Context: an optimization exercise on an open-source flow, tuned for small area. The choices shown serve that exercise and are no tape-out recipe.
The RTL was checked by simulation tests, not by an equivalence proof against the original design.

**flow/design.v**
```verilog
`timescale 1ns / 10ps
module gen_pipe
	#(
	parameter PIPE_WIDTH   = 9'd32,
		  PIPE_DEPTH   = 5'd4
	)
	(
	input				clk,
	input	[PIPE_WIDTH -1 :0]	din,
	output	[PIPE_WIDTH -1 :0]	dout
	);
	reg	[PIPE_WIDTH - 1:0]	pipe_reg [PIPE_DEPTH - 1:0];
	reg	[9:0]	n;
	always @(posedge clk) begin
		for(n=(PIPE_DEPTH[9:0] - 10'h1); n!=10'h0; n=n-10'h1)
			pipe_reg[n] <= pipe_reg[n-10'h1];
		pipe_reg[0] <= din;;
	end
	assign dout = pipe_reg[PIPE_DEPTH - 1];
endmodule
`timescale 1 ps / 1 ps
module flt_mult
	(
	input			clk,
	input			rstn,
	input	    [31:0]	afl,
	input	    [31:0]	bfl,
	output	reg [31:0]	fl
	);
reg	[47:0]	mfl_0;		 
reg		sfl_0;		 
reg	[7:0]	efl_0;		 
reg		zero_out_0;
reg		sfl_1;		 
reg	[7:0]	efl_1;		 
reg		zero_out_1;
reg		mfl47_1;	 
reg	[24:0]	nmfl_1;		 
reg 		not_mfl_47;
always @* not_mfl_47 = (~mfl47_1 & ~nmfl_1[24]);
always @(posedge clk, negedge rstn) begin
	if(!rstn) begin
		mfl_0 	   <= 48'h0;
		sfl_0 	   <= 1'b0;
		efl_0 	   <= 8'h0;
		zero_out_0 <= 1'b0;
		efl_1 	   <= 8'h0;
		sfl_1 	   <= 1'b0;
		zero_out_1 <= 1'b0;
		mfl47_1    <= 1'b0;
		nmfl_1     <= 25'h0;
		fl 	   <= 32'h0;
	end
	else begin
		mfl_0 <= {1'b1,afl[22:0]} * {1'b1,bfl[22:0]};
		sfl_0 <= afl[31] ^ bfl[31];
		efl_0 <= afl[30:23] + bfl[30:23] - 8'h7E;
		if((afl[30:0] == 0) || (bfl[30:0] == 0))zero_out_0 <= 1'b1;
		else zero_out_0 <= 1'b0;
		efl_1 <= efl_0;	
		sfl_1 <= sfl_0;	
		zero_out_1 <= zero_out_0;
		mfl47_1  <= mfl_0[47];
		if(mfl_0[47]) nmfl_1 <= mfl_0[47:24] + mfl_0[23];
		else 	      nmfl_1 <= mfl_0[47:23] + mfl_0[22];
		if(zero_out_1) fl <= 32'h0;
		else 	       fl <= {sfl_1,(efl_1 - not_mfl_47),nmfl_1[22:0]};
	end
end
endmodule
`timescale 1 ps / 1 ps
module flt_add_sub
  (
   input 	     clk,
   input 	     sub,
   input [31:0]      afl,
   input [31:0]      bfl,
   output reg [31:0] fl
   );
  reg [24:0] 	     ai_0;		 
  reg [24:0] 	     bi_0;		 
  reg 		     sub_0;
  reg [7:0] 	     aefl_0;		 
  reg [24:0] 	     n_ai_0;		 
  reg [24:0] 	     n_bi_0;		 
  reg [24:0] 	     n_mfl_0;	 
  reg 		     sfl_0;		 
  reg [24:0] 	     nn_mfl_0;	 
  reg [31:0] 	     afl_0;
  reg [31:0] 	     bfl_0;
  reg 		     afl_eq_bfl_0;
  reg 		     afl_eqz_0;
  reg 		     bfl_eqz_0;
  reg [24:0] 	     nn_mfl_1;	 
  reg [7:0] 	     nom_shft_1;	 
  reg [24:0] 	     nmfl_1;		 
  reg [7:0] 	     n_efl_1;	 
  reg 		     sub_1;
  reg 		     afl_eqz_1;
  reg 		     bfl_eqz_1;
  reg 		     afl_eq_bfl_1;
  reg [7:0] 	     aefl_1;		 
  reg 		     sfl_1;		 
  reg [31:0] 	     afl_1;
  reg [31:0] 	     bfl_1;
  reg [8:0] 	     agb;		 
  reg [8:0] 	     bga;		 
  always @* agb = bfl[30:23] - afl[30:23];
  always @* bga = afl[30:23] - bfl[30:23];
  always @(posedge clk) begin
    sub_0 <= sub;
    afl_0 <= afl;
    bfl_0 <= bfl;
    afl_eq_bfl_0 <= (afl[30:0] == bfl[30:0]) &
		    ((~sub & (afl[31] ^ bfl[31])) | (sub & (afl[31] ~^ bfl[31])));
    afl_eqz_0 <= ~|afl[30:0];
    bfl_eqz_0 <= ~|bfl[30:0];
    if(agb[8])  
      begin
	bi_0   <= {(sub ^ bfl[31]), ({1'b1,bfl[22:0]} >> (bga[7:0]))};
	ai_0   <= {afl[31], {1'b1,afl[22:0]}};
	aefl_0 <= afl[30:23];
			end
    else  
      begin
	ai_0   <= {afl[31], ({1'b1,afl[22:0]} >> (agb[7:0]))};
	aefl_0 <= bfl[30:23];
	bi_0   <= {(sub ^ bfl[31]), {1'b1,bfl[22:0]}};
      end
  end
  always @*
    begin
      case({ai_0[24],bi_0[24]})
	2'b00:begin
	  n_ai_0 = ai_0;
	  n_bi_0 = bi_0;
	end
	2'b11:begin
	  n_ai_0 = {1'b0,ai_0[23:0]};
	  n_bi_0 = {1'b0,bi_0[23:0]};
	end
	2'b10:begin
	  n_ai_0 = {ai_0[24],~ai_0[23:0]};
	  n_bi_0 = bi_0;
	end
	2'b01:begin
	  n_ai_0 = ai_0;
	  n_bi_0 = {bi_0[24],~bi_0[23:0]};
	end
      endcase
    end
  always @* n_mfl_0 = n_ai_0 + n_bi_0;
  always @*      
    begin
      casex({ai_0[24],bi_0[24],n_mfl_0[24]})
	3'b00x:sfl_0 = 1'b0;
	3'b11x:sfl_0 = 1'b1;
	3'b100:sfl_0 = 1'b0;
	3'b101:sfl_0 = 1'b1;
	3'b010:sfl_0 = 1'b0;
	3'b011:sfl_0 = 1'b1;
      endcase
    end
  always @*      
    begin
      casex({ai_0[24],bi_0[24],n_mfl_0[24]})
        3'b00x:nn_mfl_0 =  n_mfl_0[24:0];
        3'b11x:nn_mfl_0 =  n_mfl_0[24:0];
        3'b100:begin
          nn_mfl_0[23:0] =  n_mfl_0[23:0]+24'h1;
          nn_mfl_0[24] = 1'b0; 
        end
        3'b101:begin
          nn_mfl_0[23:0] = ~n_mfl_0[23:0];
          nn_mfl_0[24] = 1'b0;
        end
        3'b010:begin
          nn_mfl_0[23:0] =  n_mfl_0[23:0]+24'h1;
          nn_mfl_0[24] = 1'b0;
        end
        3'b011:begin
          nn_mfl_0[23:0] = ~n_mfl_0[23:0];
          nn_mfl_0[24] = 1'b0;
        end
      endcase
    end
  always @(posedge clk)
    begin
      sub_1 <= sub_0; 
      sfl_1 <= sfl_0; 
      afl_eqz_1 <= afl_eqz_0; 
      bfl_eqz_1 <= bfl_eqz_0; 
      afl_eq_bfl_1 <= afl_eq_bfl_0;
      aefl_1 <= aefl_0;
      afl_1 <= afl_0;
      bfl_1 <= bfl_0;
      nn_mfl_1 <= nn_mfl_0;
      nom_shft_1 <=0;
      casex(nn_mfl_0)
	25'b1xxxxxxxxxxxxxxxxxxxxxxxx: nom_shft_1 <=24;
	25'b01xxxxxxxxxxxxxxxxxxxxxxx: nom_shft_1 <=0;
	25'b001xxxxxxxxxxxxxxxxxxxxxx: nom_shft_1 <=1;
	25'b0001xxxxxxxxxxxxxxxxxxxxx: nom_shft_1 <=2;
	25'b00001xxxxxxxxxxxxxxxxxxxx: nom_shft_1 <=3;
	25'b000001xxxxxxxxxxxxxxxxxxx: nom_shft_1 <=4;
	25'b0000001xxxxxxxxxxxxxxxxxx: nom_shft_1 <=5;
	25'b00000001xxxxxxxxxxxxxxxxx: nom_shft_1 <=6;
	25'b000000001xxxxxxxxxxxxxxxx: nom_shft_1 <=7;
	25'b0000000001xxxxxxxxxxxxxxx: nom_shft_1 <=8;
	25'b00000000001xxxxxxxxxxxxxx: nom_shft_1 <=9;
	25'b000000000001xxxxxxxxxxxxx: nom_shft_1 <=10;
	25'b0000000000001xxxxxxxxxxxx: nom_shft_1 <=11;
	25'b00000000000001xxxxxxxxxxx: nom_shft_1 <=12;
	25'b000000000000001xxxxxxxxxx: nom_shft_1 <=13;
	25'b0000000000000001xxxxxxxxx: nom_shft_1 <=14;
	25'b00000000000000001xxxxxxxx: nom_shft_1 <=15;
	25'b000000000000000001xxxxxxx: nom_shft_1 <=16;
	25'b0000000000000000001xxxxxx: nom_shft_1 <=17;
	25'b00000000000000000001xxxxx: nom_shft_1 <=18;
	25'b000000000000000000001xxxx: nom_shft_1 <=19;
	25'b0000000000000000000001xxx: nom_shft_1 <=20;
	25'b00000000000000000000001xx: nom_shft_1 <=21;
	25'b000000000000000000000001x: nom_shft_1 <=22;
	25'b0000000000000000000000001: nom_shft_1 <=23;
	default: nom_shft_1 <=0;
      endcase
    end
  always @(nn_mfl_1 or nom_shft_1)
    begin
      if(nom_shft_1[4] & nom_shft_1[3])nmfl_1 = nn_mfl_1 >> 1;
      else nmfl_1 = nn_mfl_1 << nom_shft_1;
    end
  always @*	 
    begin
      if(nom_shft_1[4] & nom_shft_1[3])n_efl_1 = aefl_1+8'h1;
		else n_efl_1 = aefl_1 - nom_shft_1;
    end
  always @(posedge clk)
    begin
      casex({sub_1, afl_eqz_1, bfl_eqz_1, afl_eq_bfl_1})
        4'b0000: fl <= {sfl_1,n_efl_1,nmfl_1[22:0]};  
        4'b0010: fl <= afl_1; 	 
        4'b0100: fl <= bfl_1; 	 
        4'b011x: fl <= 0; 	 
        4'b1xx1: fl <= 0;	 
        4'b1xx0: fl <= {sfl_1,n_efl_1,nmfl_1[22:0]};  
        default: fl <= 0;  
      endcase
    end
endmodule
`timescale 1 ps / 1 ps
module flt_recip
   (
   input	 clk,
   input [31:0]	 denom,
   output [31:0] recip
   );
   wire [7:0]	 lutv; 
   flt_recip_rom u_flt_recip_rom
   	(
	.clk		(clk),
	.index		(denom[22:16]),
	.init_est	(lutv)
	);
   flt_recip_iter u_flt_recip_iter
      (
       .clk     	(clk),
       .X0         	(lutv),
       .denom      	(denom),
       .recip      	(recip)
       );
endmodule
module flt_recip_rom
  (
   input            clk,
   input      [6:0] index,
   output reg [7:0] init_est
   );
   always @(posedge clk) begin
      case (index)
        7'h00: init_est <= 8'hff;
        7'h01: init_est <= 8'hfb;
        7'h02: init_est <= 8'hf7;
        7'h03: init_est <= 8'hf3;
        7'h04: init_est <= 8'hef;
        7'h05: init_est <= 8'heb;
        7'h06: init_est <= 8'he8;
        7'h07: init_est <= 8'he4;
        7'h08: init_est <= 8'he1;
        7'h09: init_est <= 8'hdd;
        7'h0a: init_est <= 8'hda;
        7'h0b: init_est <= 8'hd6;
        7'h0c: init_est <= 8'hd3;
        7'h0d: init_est <= 8'hd0;
        7'h0e: init_est <= 8'hcc;
        7'h0f: init_est <= 8'hc9;
        7'h10: init_est <= 8'hc6;
        7'h11: init_est <= 8'hc3;
        7'h12: init_est <= 8'hc0;
        7'h13: init_est <= 8'hbd;
        7'h14: init_est <= 8'hba;
        7'h15: init_est <= 8'hb7;
        7'h16: init_est <= 8'hb4;
        7'h17: init_est <= 8'hb1;
        7'h18: init_est <= 8'hae;
        7'h19: init_est <= 8'hab;
        7'h1a: init_est <= 8'ha9;
        7'h1b: init_est <= 8'ha6;
        7'h1c: init_est <= 8'ha3;
        7'h1d: init_est <= 8'ha1;
        7'h1e: init_est <= 8'h9e;
        7'h1f: init_est <= 8'h9b;
        7'h20: init_est <= 8'h99;
        7'h21: init_est <= 8'h96;
        7'h22: init_est <= 8'h94;
        7'h23: init_est <= 8'h91;
        7'h24: init_est <= 8'h8f;
        7'h25: init_est <= 8'h8c;
        7'h26: init_est <= 8'h8a;
        7'h27: init_est <= 8'h88;
        7'h28: init_est <= 8'h85;
        7'h29: init_est <= 8'h83;
        7'h2a: init_est <= 8'h81;
        7'h2b: init_est <= 8'h7f;
        7'h2c: init_est <= 8'h7c;
        7'h2d: init_est <= 8'h7a;
        7'h2e: init_est <= 8'h78;
        7'h2f: init_est <= 8'h76;
        7'h30: init_est <= 8'h74;
        7'h31: init_est <= 8'h72;
        7'h32: init_est <= 8'h70;
        7'h33: init_est <= 8'h6e;
        7'h34: init_est <= 8'h6c;
        7'h35: init_est <= 8'h6a;
        7'h36: init_est <= 8'h68;
        7'h37: init_est <= 8'h66;
        7'h38: init_est <= 8'h64;
        7'h39: init_est <= 8'h62;
        7'h3a: init_est <= 8'h60;
        7'h3b: init_est <= 8'h5e;
        7'h3c: init_est <= 8'h5c;
        7'h3d: init_est <= 8'h5a;
        7'h3e: init_est <= 8'h59;
        7'h3f: init_est <= 8'h57;
        7'h40: init_est <= 8'h55;
        7'h41: init_est <= 8'h53;
        7'h42: init_est <= 8'h51;
        7'h43: init_est <= 8'h50;
        7'h44: init_est <= 8'h4e;
        7'h45: init_est <= 8'h4c;
        7'h46: init_est <= 8'h4b;
        7'h47: init_est <= 8'h49;
        7'h48: init_est <= 8'h47;
        7'h49: init_est <= 8'h46;
        7'h4a: init_est <= 8'h44;
        7'h4b: init_est <= 8'h43;
        7'h4c: init_est <= 8'h41;
        7'h4d: init_est <= 8'h3f;
        7'h4e: init_est <= 8'h3e;
        7'h4f: init_est <= 8'h3c;
        7'h50: init_est <= 8'h3b;
        7'h51: init_est <= 8'h39;
        7'h52: init_est <= 8'h38;
        7'h53: init_est <= 8'h36;
        7'h54: init_est <= 8'h35;
        7'h55: init_est <= 8'h33;
        7'h56: init_est <= 8'h32;
        7'h57: init_est <= 8'h31;
        7'h58: init_est <= 8'h2f;
        7'h59: init_est <= 8'h2e;
        7'h5a: init_est <= 8'h2c;
        7'h5b: init_est <= 8'h2b;
        7'h5c: init_est <= 8'h2a;
        7'h5d: init_est <= 8'h28;
        7'h5e: init_est <= 8'h27;
        7'h5f: init_est <= 8'h26;
        7'h60: init_est <= 8'h24;
        7'h61: init_est <= 8'h23;
        7'h62: init_est <= 8'h22;
        7'h63: init_est <= 8'h21;
        7'h64: init_est <= 8'h1f;
        7'h65: init_est <= 8'h1e;
        7'h66: init_est <= 8'h1d;
        7'h67: init_est <= 8'h1c;
        7'h68: init_est <= 8'h1a;
        7'h69: init_est <= 8'h19;
        7'h6a: init_est <= 8'h18;
        7'h6b: init_est <= 8'h17;
        7'h6c: init_est <= 8'h16;
        7'h6d: init_est <= 8'h14;
        7'h6e: init_est <= 8'h13;
        7'h6f: init_est <= 8'h12;
        7'h70: init_est <= 8'h11;
        7'h71: init_est <= 8'h10;
        7'h72: init_est <= 8'h0f;
        7'h73: init_est <= 8'h0e;
        7'h74: init_est <= 8'h0d;
        7'h75: init_est <= 8'h0b;
        7'h76: init_est <= 8'h0a;
        7'h77: init_est <= 8'h09;
        7'h78: init_est <= 8'h08;
        7'h79: init_est <= 8'h07;
        7'h7a: init_est <= 8'h06;
        7'h7b: init_est <= 8'h05;
        7'h7c: init_est <= 8'h04;
        7'h7d: init_est <= 8'h03;
        7'h7e: init_est <= 8'h02;
        7'h7f: init_est <= 8'h01;
      endcase
   end
endmodule
module flt_recip_iter
   (
   input	 clk,
   input [7:0]	 X0,
   input [31:0]	 denom,
   output reg [31:0] recip
   );
   reg		 sign;
   reg [30:23]	 exp;
   reg [22:0]	 B;
   wire [24:0]	 round;
   reg  [32:0]	 mult1;
   wire [32:8]	 round_mult1;
   reg  [34:0]	 mult2;
   reg  [41:0]	 mult3;
   wire [25:0]	 round_mult3;
   reg  [43:0]	 mult4;
   wire [24:0]	 sub1;
   wire [25:0]	 sub2;
   reg		 sign1, sign1a, sign2, sign2a;
   reg [30:23]	 exp1, exp1a, exp2, exp3;
   reg [7:0]	 X0_reg;
   wire [24:0]	 pipe1;
   reg [17:0]	 X1_reg;
   reg [22:0]	 B1;
   reg [22:0]	 B1a;
   wire [30:23]	 exp_after_norm;
   reg [23:0]	 round_after_norm;
   always @(posedge clk) begin
   	sign <= denom[31];
   	exp  <= denom[30:23];
   	B    <= denom[22:0];
   end
   always @(posedge clk) begin
   	 mult1  <= ({1'b1,B} * {1'b1,X0});
	 X0_reg <= X0;
	 sign1  <= sign;
	 exp1   <= 8'hFE - exp;
	 B1     <= B;
   end
   assign round_mult1  = mult1[32:8] + mult1[7];
   assign pipe1 =  (~round_mult1) + 25'h1;  
   always @(posedge clk) begin
	 mult2  <= (pipe1 * {1'b1,X0_reg});
	 exp1a  <= exp1;
	 sign1a <= sign1;
	 B1a    <= B1;
   end
   always @(posedge clk) begin
   	 mult3 <= ({1'b1,B1a} * mult2[33:16]);
	 sign2a <= sign1a;
	 exp2 <= exp1a;
	 X1_reg <= mult2[33:16];
   end
   assign round_mult3 = mult3[40:15] + mult3[14];
   assign sub2 = ~(round_mult3) + 26'h1;  
   always @(posedge clk) begin
	 exp3  <= exp2;
   	 mult4 <= (X1_reg * sub2);
	 sign2 <= sign2a;
   end
   assign round = mult4[41:18] + mult4[17];
   assign exp_after_norm = exp3 - !round[24];
   always @(round) begin
      if (round[24]) begin  
	 round_after_norm <= round[24:1];
      end
      else begin            
	 round_after_norm <= round[23:0];
      end
   end
   always @(posedge clk) recip <= {sign2,exp_after_norm,round_after_norm[22:0]};
endmodule
`timescale 1 ps / 1 ps
module flt_int
	(
	input	      	clk,
	input	[31:0]	afl,
	output reg	[31:0]	fl
	);
reg	[22:0]	mask_1;
reg	[31:0]	afl_1;
always @(posedge clk)
	begin
		afl_1 <= afl;
		casex(afl[30:23])
		8'b1000_0000:mask_1 <= 23'b10000000000000000000000;
		8'b1000_0001:mask_1 <= 23'b11000000000000000000000;
		8'b1000_0010:mask_1 <= 23'b11100000000000000000000;
		8'b1000_0011:mask_1 <= 23'b11110000000000000000000;
		8'b1000_0100:mask_1 <= 23'b11111000000000000000000;
		8'b1000_0101:mask_1 <= 23'b11111100000000000000000;
		8'b1000_0110:mask_1 <= 23'b11111110000000000000000;
		8'b1000_0111:mask_1 <= 23'b11111111000000000000000;
		8'b1000_1000:mask_1 <= 23'b11111111100000000000000;
		8'b1000_1001:mask_1 <= 23'b11111111110000000000000;
		8'b1000_1010:mask_1 <= 23'b11111111111000000000000;
		8'b1000_1011:mask_1 <= 23'b11111111111100000000000;
		8'b1000_1100:mask_1 <= 23'b11111111111110000000000;
		8'b1000_1101:mask_1 <= 23'b11111111111111000000000;
		8'b1000_1110:mask_1 <= 23'b11111111111111100000000;
		8'b1000_1111:mask_1 <= 23'b11111111111111110000000;
		8'b1001_0000:mask_1 <= 23'b11111111111111111000000;
		8'b1001_0001:mask_1 <= 23'b11111111111111111100000;
		8'b1001_0010:mask_1 <= 23'b11111111111111111110000;
		8'b1001_0011:mask_1 <= 23'b11111111111111111111000;
		8'b1001_0100:mask_1 <= 23'b11111111111111111111100;
		8'b1001_0101:mask_1 <= 23'b11111111111111111111110;
		8'b1001_011x:mask_1 <= 23'b11111111111111111111111;
		8'b101x_xxxx:mask_1 <= 23'b11111111111111111111111;
		8'b11xx_xxxx:mask_1 <= 23'b11111111111111111111111;
		default: mask_1 <= 23'b11111111111111111111111;
		endcase
	end
always @(posedge clk)
	begin
		if(afl_1[30]) fl <= {afl_1[31:23],(mask_1 & afl_1[22:0])};
		else if(&afl_1[29:23]) fl <= {afl_1[31:23],23'h0};
		else fl <= 0;
	end
endmodule
`timescale 1 ps / 1 ps
module flt_det
	(
	input		clk,
	input		rstn,
	input [128:0]	data_in,
	output [31:0]	det_fp
	);
wire [31:0] m0_s_fp;
wire [31:0] m1_s_fp;
reg [2:0]   sub_pipe;
always @(posedge clk, negedge rstn)
	if(!rstn) sub_pipe <= 3'b000;
	else sub_pipe <= {sub_pipe[1:0], data_in[128]};
flt_mult u0_flt_mult(clk, rstn, data_in[127:96], data_in[95:64], m0_s_fp);
flt_mult u1_flt_mult(clk, rstn, data_in[63:32],  data_in[31:0],  m1_s_fp);
flt_add_sub u4_flt_add_sub(clk, sub_pipe[2], m0_s_fp, m1_s_fp, det_fp);
endmodule
`timescale 1 ps / 1 ps
module flt_div
	(
	input		clk,
	input		rstn,
	input [63:0]	numer_denom,
	output [31:0]	div_result
	);
wire	[31:0]	numer_d_fp;
wire	[31:0]	quot_fp;
flt_recip u0_flt_recip(.clk(clk), .denom(numer_denom[31:0]), .recip(quot_fp));
gen_pipe #(32, 6) u0_gen_pipe(.clk(clk), .din(numer_denom[63:32]), .dout(numer_d_fp));
flt_mult u2_flt_mult(clk, rstn, numer_d_fp, quot_fp, div_result);
endmodule
`timescale 1 ps / 1 ps
module flt_alu
	(
	input		clk,
	input		rstn,
	input	[64:0]	sum_0,
	input	[64:0]	sum_1,
	input	[64:0]	sum_2,
	input	[64:0]	sum_3,
	input	[128:0]	det,
	input	[63:0]	div,
	output	[31:0]	s0_s,
	output	[31:0]	s1_s,
	output	[31:0]	s2_s,
	output	[31:0]	s3_s,
	output	[31:0]	det_s,
	output	[31:0]	div_result,
	output	[31:0]	int0_s,
	output	[31:0]	int1_s
	);
flt_add_sub u0_flt_add_sub(clk, sum_0[64], sum_0[63:32], sum_0[31:0], s0_s);
flt_add_sub u1_flt_add_sub(clk, sum_1[64], sum_1[63:32], sum_1[31:0], s1_s);
flt_add_sub u2_flt_add_sub(clk, sum_2[64], sum_2[63:32], sum_2[31:0], s2_s);
flt_add_sub u3_flt_add_sub(clk, sum_3[64], sum_3[63:32], sum_3[31:0], s3_s);
flt_det u0_flt_det(clk, rstn, det, det_s);
flt_div u0_flt_div(.clk(clk), .rstn(rstn), .numer_denom(div), .div_result(div_result));
flt_int u0_flt_int(clk, s0_s, int0_s);
flt_int u1_flt_int(clk, s1_s, int1_s);
endmodule
```
**flow/run.sh**
```bash
#!/bin/bash
# synth_recipe.tcl (not shown) runs the flow's synth.tcl, then flattens the netlist and writes it again
# the make line also repeats each setting of config.mk as NAME=value (left out here)
make -C /OpenROAD-flow-scripts/flow DESIGN_CONFIG=/design/flow/config.mk WORK_HOME=/design/flow/orfs CLKGATE_MAP_FILE= SYNTH_SCRIPT=/design/flow/synth_recipe.tcl finish
```
**flow/config.mk**
```make
export PLATFORM = sky130hd
export DESIGN_NAME = flt_alu
export DESIGN_NICKNAME = flt_alu
export VERILOG_FILES = /design/flow/design.v
export SDC_FILE = /design/flow/constraint.sdc
export NUM_CORES = 4
export LEC_CHECK = 0
export CAP_MARGIN = 20
export CORE_MARGIN = 2
export CORE_UTILIZATION = 40
export SLEW_MARGIN = 20
```
**flow/constraint.sdc**
```tcl
create_clock -name core_clock -period 12.0 [get_ports {clk}]
set_input_delay 2.4000 -clock core_clock [delete_from_list [all_inputs] [get_ports {clk}]]
set_output_delay 2.4000 -clock core_clock [all_outputs]
set_load 0.01 [all_outputs]
```
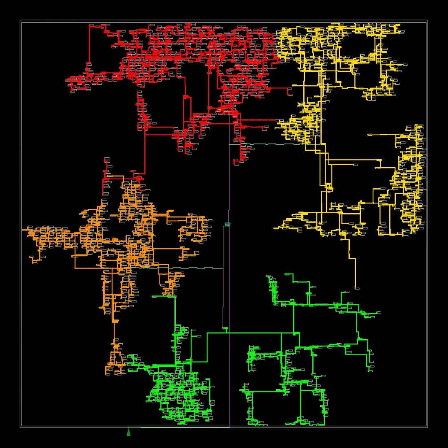
(images/clock_tree.png)
CTS root buf: clkbuf_16
CTS sink count: 2267
seq_cells: 2267

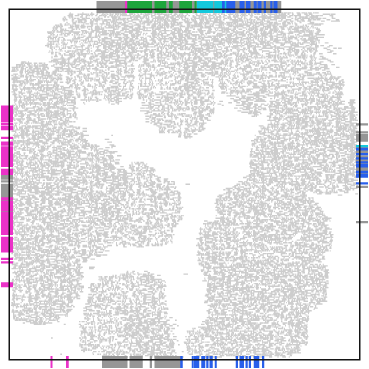
(images/io_placement.png)
Drawn at 0.5 px/µm. Pins as bars across the die edge, other pins in grey.
| colour | port | pins | direction | edge |
|---|---|---|---|---|
| blue | div | 64 | input | 28 top, 23 bottom, 13 right |
| cyan | s0_s | 32 | output | 31 top, 1 right |
| green | sum_0 | 65 | input | top |
| magenta | det | 129 | input | 125 left, 3 bottom, 1 top |
DIE WIDTH: 698 µm
Port-buffer cells: 710
Die Span Y: 698 µm

==> results.toml <==
[logic_synthesis]
async_reset_ff_frac = 0.138
synth.most_common_cell = "inv_1"
ys_seq_area_frac = 0.244
ys_types = 120
ys_ff_latch = 2267
yosys.area.top_type = "fa_1"
syn_inst = 21100

[clock_tree]
numCtsBuffers = 235
clkTransAtPathRegs_ps = 80
clock_latency_ps = 980
cts.repair.resized = 0
cts_buffer_depth = 4

[critical_path]
reg2reg_to = "u0_flt_div.u0_flt_recip.u_flt_recip_iter.mult4[41]"
worst-path-max-fanout = 25
rr_worst_depth = 33
slowest_delay_ps = 1230
crit_path_start_kind = "primary input"
path_common_cell = "fa_1"
crit_family = "adder cells"
cp_num_buf_inv = 6
worstPathCellList = "clkdlybuf4s50_1, nand2_1, fa_1, inv_1, fa_1, inv_1, fa_1, fa_1, inv_1, fa_1, inv_1, fa_1, inv_1, fa_1, ha_1, a2111oi_0, nand3_1, a41oi_1, o31ai_1, a31oi_1, o211ai_1, nand3_1, o21ai_0, o311a_1"
cp_num_cells = 24
slowest_stage = "clkdlybuf4s50_1"
r2r-start = "u0_flt_div.u0_flt_recip.u_flt_recip_iter.mult3[14]"

[outcome]
status = "complete, no violations"

[placed_design]
place_congestion = 0.908
dp_cells = 27500

[hold_path]
hp-class = "reg2reg"
min_from = "u0_flt_div.u0_gen_pipe.pipe_reg[3][29]"
hold_path_depth = 0
min_to = "u0_flt_div.u0_gen_pipe.pipe_reg[4][29]"

[sta]
finalCriticalPeriod_ps = 10160
timing.final.hold_violations = 0
relSlewSlack = 0.133
final.setup.tns_ps = 0
setup_slack_ps = 1840
setup_violations = 0

[flow_run]
max_cap_viol_count = 0

[global_routing]
grt-ovfl-total = 0
grt_pass1_vias = 150000
grt_pass1_wl_mm = 873
grt_max_degree = 165

[final_layout]
fin_util = 0.448
drive_gt1_frac = 0.0501
final_cell_mix = "inv_1, nand2_1, fa_1"

[drt]
drtIter0Drc = 11400

[floorplan]
die-area_um2 = 487000
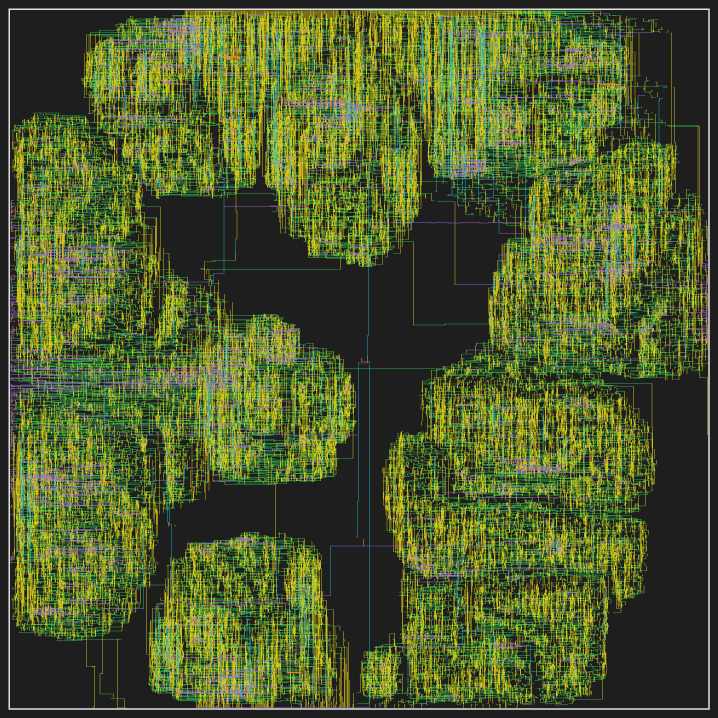
(images/wires.png)
Drawn at 1 px/µm.
| colour | layer | wire length |
|---|---|---|
| purple | metal 3 | 34.6 mm |
| green | metal 1 | 246 mm |
| yellow | metal 2 | 260 mm |
| orange | metal 5 | 55.2 µm |
| cyan | metal 4 | 17300 µm |
via count: 147000
Routed WL: 557 mm

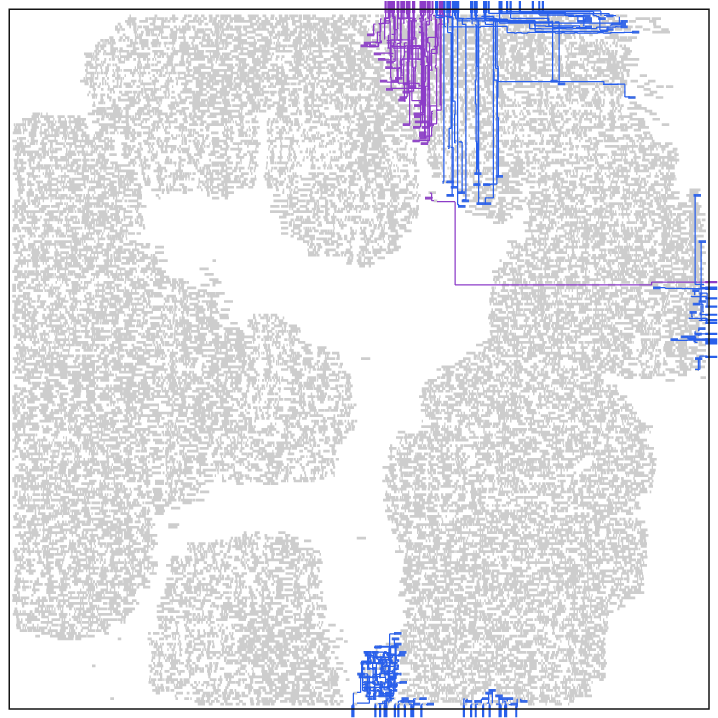
(images/io_fan.png)
Drawn at 1 px/µm.
| colour | port | bits | direction | edge | end cells | buffers | wire |
|---|---|---|---|---|---|---|---|
| purple | s0_s | 32 | output | 31 top, 1 right | 32 | 32 | 3750 µm |
| blue | div | 64 | input | 28 top, 23 bottom, 13 right | 196 | 67 | 6500 µm |
top-level port count: 711

-- layout make-up --
class                           instances  area [µm²]
Multi-Input combinational cell      14700      130000
Timing Repair Buffer                 1002        9310
Clock inverter                        125        1550
Inverter                             3085       11600
Tap cell                             6400        8010
Sequential cell                      2267       47000
Clock buffer                          314        6770
Antenna cell                           17        42.5
Fill cell                           46500      265000
-- routing by layer --
layer | track usage | up-vias | wire length, µm
met1 | 0.308 | 73200 | 246000
met2 | 0.371 | 4718 | 260000
met4 | 0.0670 | 8 | 17300
met3 | 0.0308 | 905 | 34600
met5 | 0 | - | 55
li1 | - | 68300 | -
-- kinds of logic (layout without fill, tap and decap cells) --
kind of cell | after synthesis | count (layout) | synth area share
adders and majority gates | 3674 | 3674 | 0.336
other | 0 | 17 | 0
AOI/OAI and AO/OA | 3266 | 3266 | 0.107
and+or+nand+nor | 6480 | 6480 | 0.162
xor gates and xnor gates | 826 | 826 | 0.0375
buffers and inverters | 4132 | 4526 | 0.0807
muxes | 468 | 468 | 0.0331
DFF | 2267 | 2267 | 0.244

## what the ideal ports hide
How much do the figures lean on ideal ports? The routed layout below was timed once more, with nothing changed but the port constraints.
Step 1 sets driving cells, clkbuf_16 on the clock port and buf_2 on the other inputs (assumed; they add their load-dependent delay and slew).
Step 2 also shifts input and output timing later by t, the mid clock arrival at the registers, as if the neighbouring blocks saw the same clock.
Slacks: ideal ports / drivers / drivers and shift; pairs: ideal ports / drivers.
t, ns: 0.993
slack for setup (ns): 1.843 / 1.845 / 0.879
slew at the worst register clock pin (ns): 0.08 / 0.08
After both steps this run still meets setup and hold. For this run, drivers alone change the setup slack by +0.002 ns; drivers and shift together by -0.964 ns.
